Context: an optimization exercise on an open-source flow, tuned for small area and a short achievable clock period. The choices shown serve that exercise and are no tape-out recipe. The RTL was checked by simulation tests, not by an equivalence proof against the original design. Power figures rest on the tool's default switching activity, not on a simulated workload.

File: flow/run.sh
#!/bin/bash
# synth_recipe.tcl (not shown) runs the flow's synth.tcl, then flattens the netlist and writes it again
# the make line also repeats each setting of config.mk as NAME=value (left out here)
make -C /OpenROAD-flow-scripts/flow DESIGN_CONFIG=/design/flow/config.mk WORK_HOME=/design/flow/orfs CLKGATE_MAP_FILE= SYNTH_SCRIPT=/design/flow/synth_recipe.tcl finish
File: flow/config.mk
export PLATFORM = sky130hd
export DESIGN_NAME = cube
export DESIGN_NICKNAME = cube
export VERILOG_FILES = /design/flow/design.v
export SDC_FILE = /design/flow/constraint.sdc
export NUM_CORES = 4
export LEC_CHECK = 0
export CAP_MARGIN = 20
export CORE_MARGIN = 2
export CORE_UTILIZATION = 40
export SLEW_MARGIN = 20
File: flow/constraint.sdc
create_clock -name core_clock -period 8.0 [get_ports {clock}]
set_input_delay 1.6000 -clock core_clock [delete_from_list [all_inputs] [get_ports {clock}]]
set_output_delay 1.6000 -clock core_clock [all_outputs]
set_load 0.01 [all_outputs]
File: flow/design.v
module cube (input clock,
             input reset,
             input logic [31:0] num,
             output logic [31:0] result);
  logic [31:0] num0;
  logic [31:0] num1;
  logic [31:0] num2;
  logic [31:0] num3;
  always_ff @(posedge clock) begin
    if (reset == 1'b1) begin
    	num0 <= 32'b0;
      num1 <= 32'b0;
      num2 <= 32'b0;
      num3 <= 32'b0;
    end
    else begin
      num0 <= num;
      num1 <= num;
      num2 <= num1;
      num3 <= num1*num0;
      result <= num3*num2;
    end
  end
endmodule
Figure 1. M1 wires.
Scale: 2 px per um. Supply wires on this layer in gray.
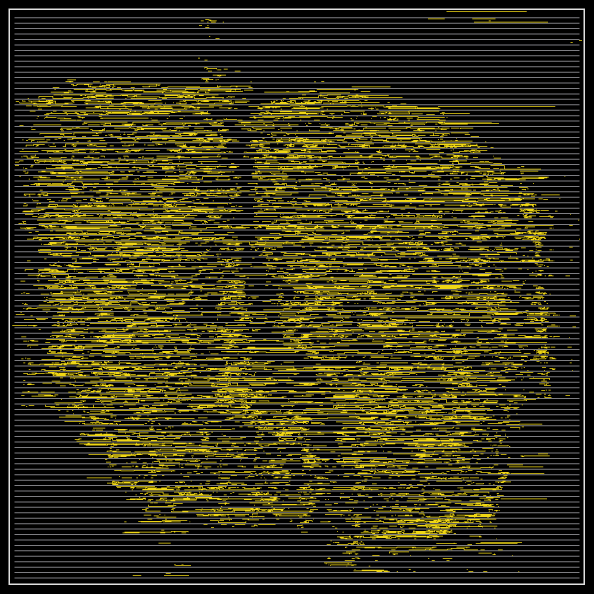
wire length on this layer: 33.7 mm
main direction: horizontal
longest straight run: 63.0 um

==> out/qor.yml <==
run_status:
  status: "no timing/DRC/antenna violations"
floorplan:
  io_pins: 66
  initial_core_util: 0.404
  dieWidth_um: 287
  dieArea_sq_mm: 0.0822
  die_y_um: 287
critical_path:
  max_stage_delay_ps: 920
  crit_path_end_kind: "register"
  critPathSlowestCell: "dfxtp_1"
  worst_setup_path_start_kind: "register"
  required_ps: 8360
  crit_top_cell: "fa_1"
  crit_family: "adder cells"
  critPathBufInv: 6
clock_network:
  clkTransAtPathRegs_ps: 70
  cts_tree: "built"
  cts_setup_buffers: 0
power_and_ir_drop:
  switching_power_mw: 3.50
  power_leader: "combinational cells"
  cellPowerDensity_mw_per_mm2: 207
  powerSeq_mw: 1.14
  vdd_drop_max_mv: 0.189
  power_frac_comb: 0.716
  seqPwrFrac: 0.159
final_layout:
  final_cell_mix: "inv_1, fa_1, and2_1"
  multi_input_area_share: 0.740
  clock_buffers: 19
  signal_buffers: 118
  final_common_cell: "inv_1"
  non_clock_inverter_count: 837
yosys:
  syn_area_sq_mm: 0.0320
  synth_top_flop_cell: "dfxtp_1"
  yosysWarnings: 1
  synthMostInstantiatedCell: "inv_1"
  synth_xor_xnor_area_share: 0.0364
  synth_top_family_by_area: "adder cells"
  yosys.area_share.adder: 0.576
  synth_top_cell_by_area: "fa_1"
global_routing:
  met3_usage: 0.0266
  grt_pass1_vias: 23100
  grt_max_degree: 67
  gr-usage-all-layers: 0.198
routing:
  top_layer: "met4"
  route.detailed.drc: 0
place:
  numPortBuffers: 65
  dpl.hpwl_um: 63500
timing:
  hold_viol_final: 0
  fin_setup_tns_ps: 0
  tightest_slew_ps: 1020
Figure 2. Signal wires on met2.
Scale: 2 px per um.
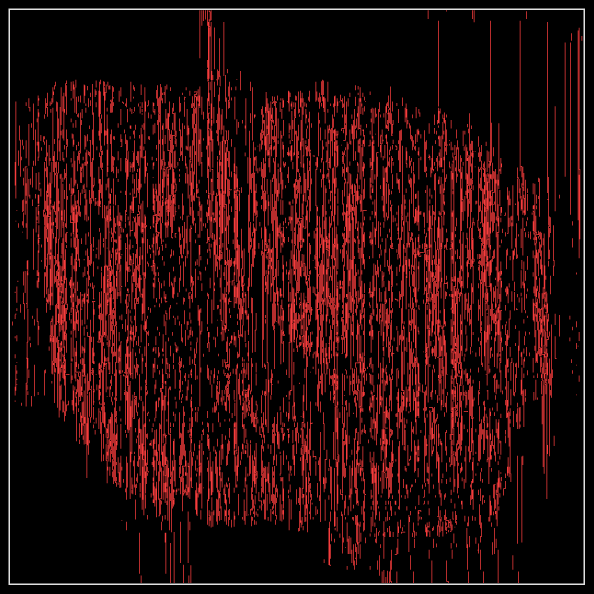
wire length on this layer: 37.5 mm
main direction: vertical
share of all routed wire: 50%

path summary, 6_finish.rpt:
kind | to | cells after the start | start | slack (ps)
worst max-delay path | num3[30] | 25 | num1[2] | 480
worst min-delay path | num2[30] | 1 | num1[30] | 470
worst max register to register | num3[30] | 25 | num1[2] | 480
worst min register to register | num2[30] | 1 | num1[30] | 470
registers in the layout, indices dropped and copies added, names as in the netlist:
signal  flops
num1       32
num3       31
result     32
num2       31
worst reg2reg max path, delay by kind of cell, from the launching register on:
kind	cells	cell delay (ps)
AOI/OAI and AO/OA	6	1690
xor gates and xnor gates	1	160
adders and majority gates	9	3760
buffers and inverters	6	650
DFF	1	920
and+or+nand+nor	3	220
stage by stage:
step / utilization / power, mW / instance area (sq um) / instances / setup WS (ps)
global placement: 0.428 / 6.24 / 33900 / 4376 / 623
floorplan: - / 4.80 / 32000 / 3338 / 1110
global route: 0.437 / 7.91 / 34500 / 4408 / 19.2
detailed placement: 0.428 / 6.30 / 33900 / 4376 / 513
CTS: 0.437 / 7.24 / 34500 / 4408 / 487
finish: 0.437 / 7.15 / 34500 / 4408 / 484

==> what the ideal ports hide <==
Ports are ideal in the flow. The routed layout listed here was re-timed in OpenROAD.
Step 1 (the two cells are an assumption about what drives the block):
set clk [get_ports {clock}]
set_driving_cell -lib_cell sky130_fd_sc_hd__clkbuf_16 $clk
set_driving_cell -lib_cell sky130_fd_sc_hd__buf_2 [delete_from_list [all_inputs] $clk]
Step 2 also shifts input and output timing later by t, the mid clock arrival at the registers, as if the neighbouring blocks saw the same clock.
Slacks: no drivers / after step 1 / after step 2; pairs: no drivers / after step 1.
t, ns: 0.541
slack for setup (ns): 0.484 / 0.484 / 0.484
worst slew at a driven data input, ns: 0.04
pins driven straight from the clock port: 1
After both steps setup and hold are still met in this run. For this run, drivers alone change the setup slack by 0.000 ns; drivers and shift together by 0.000 ns.
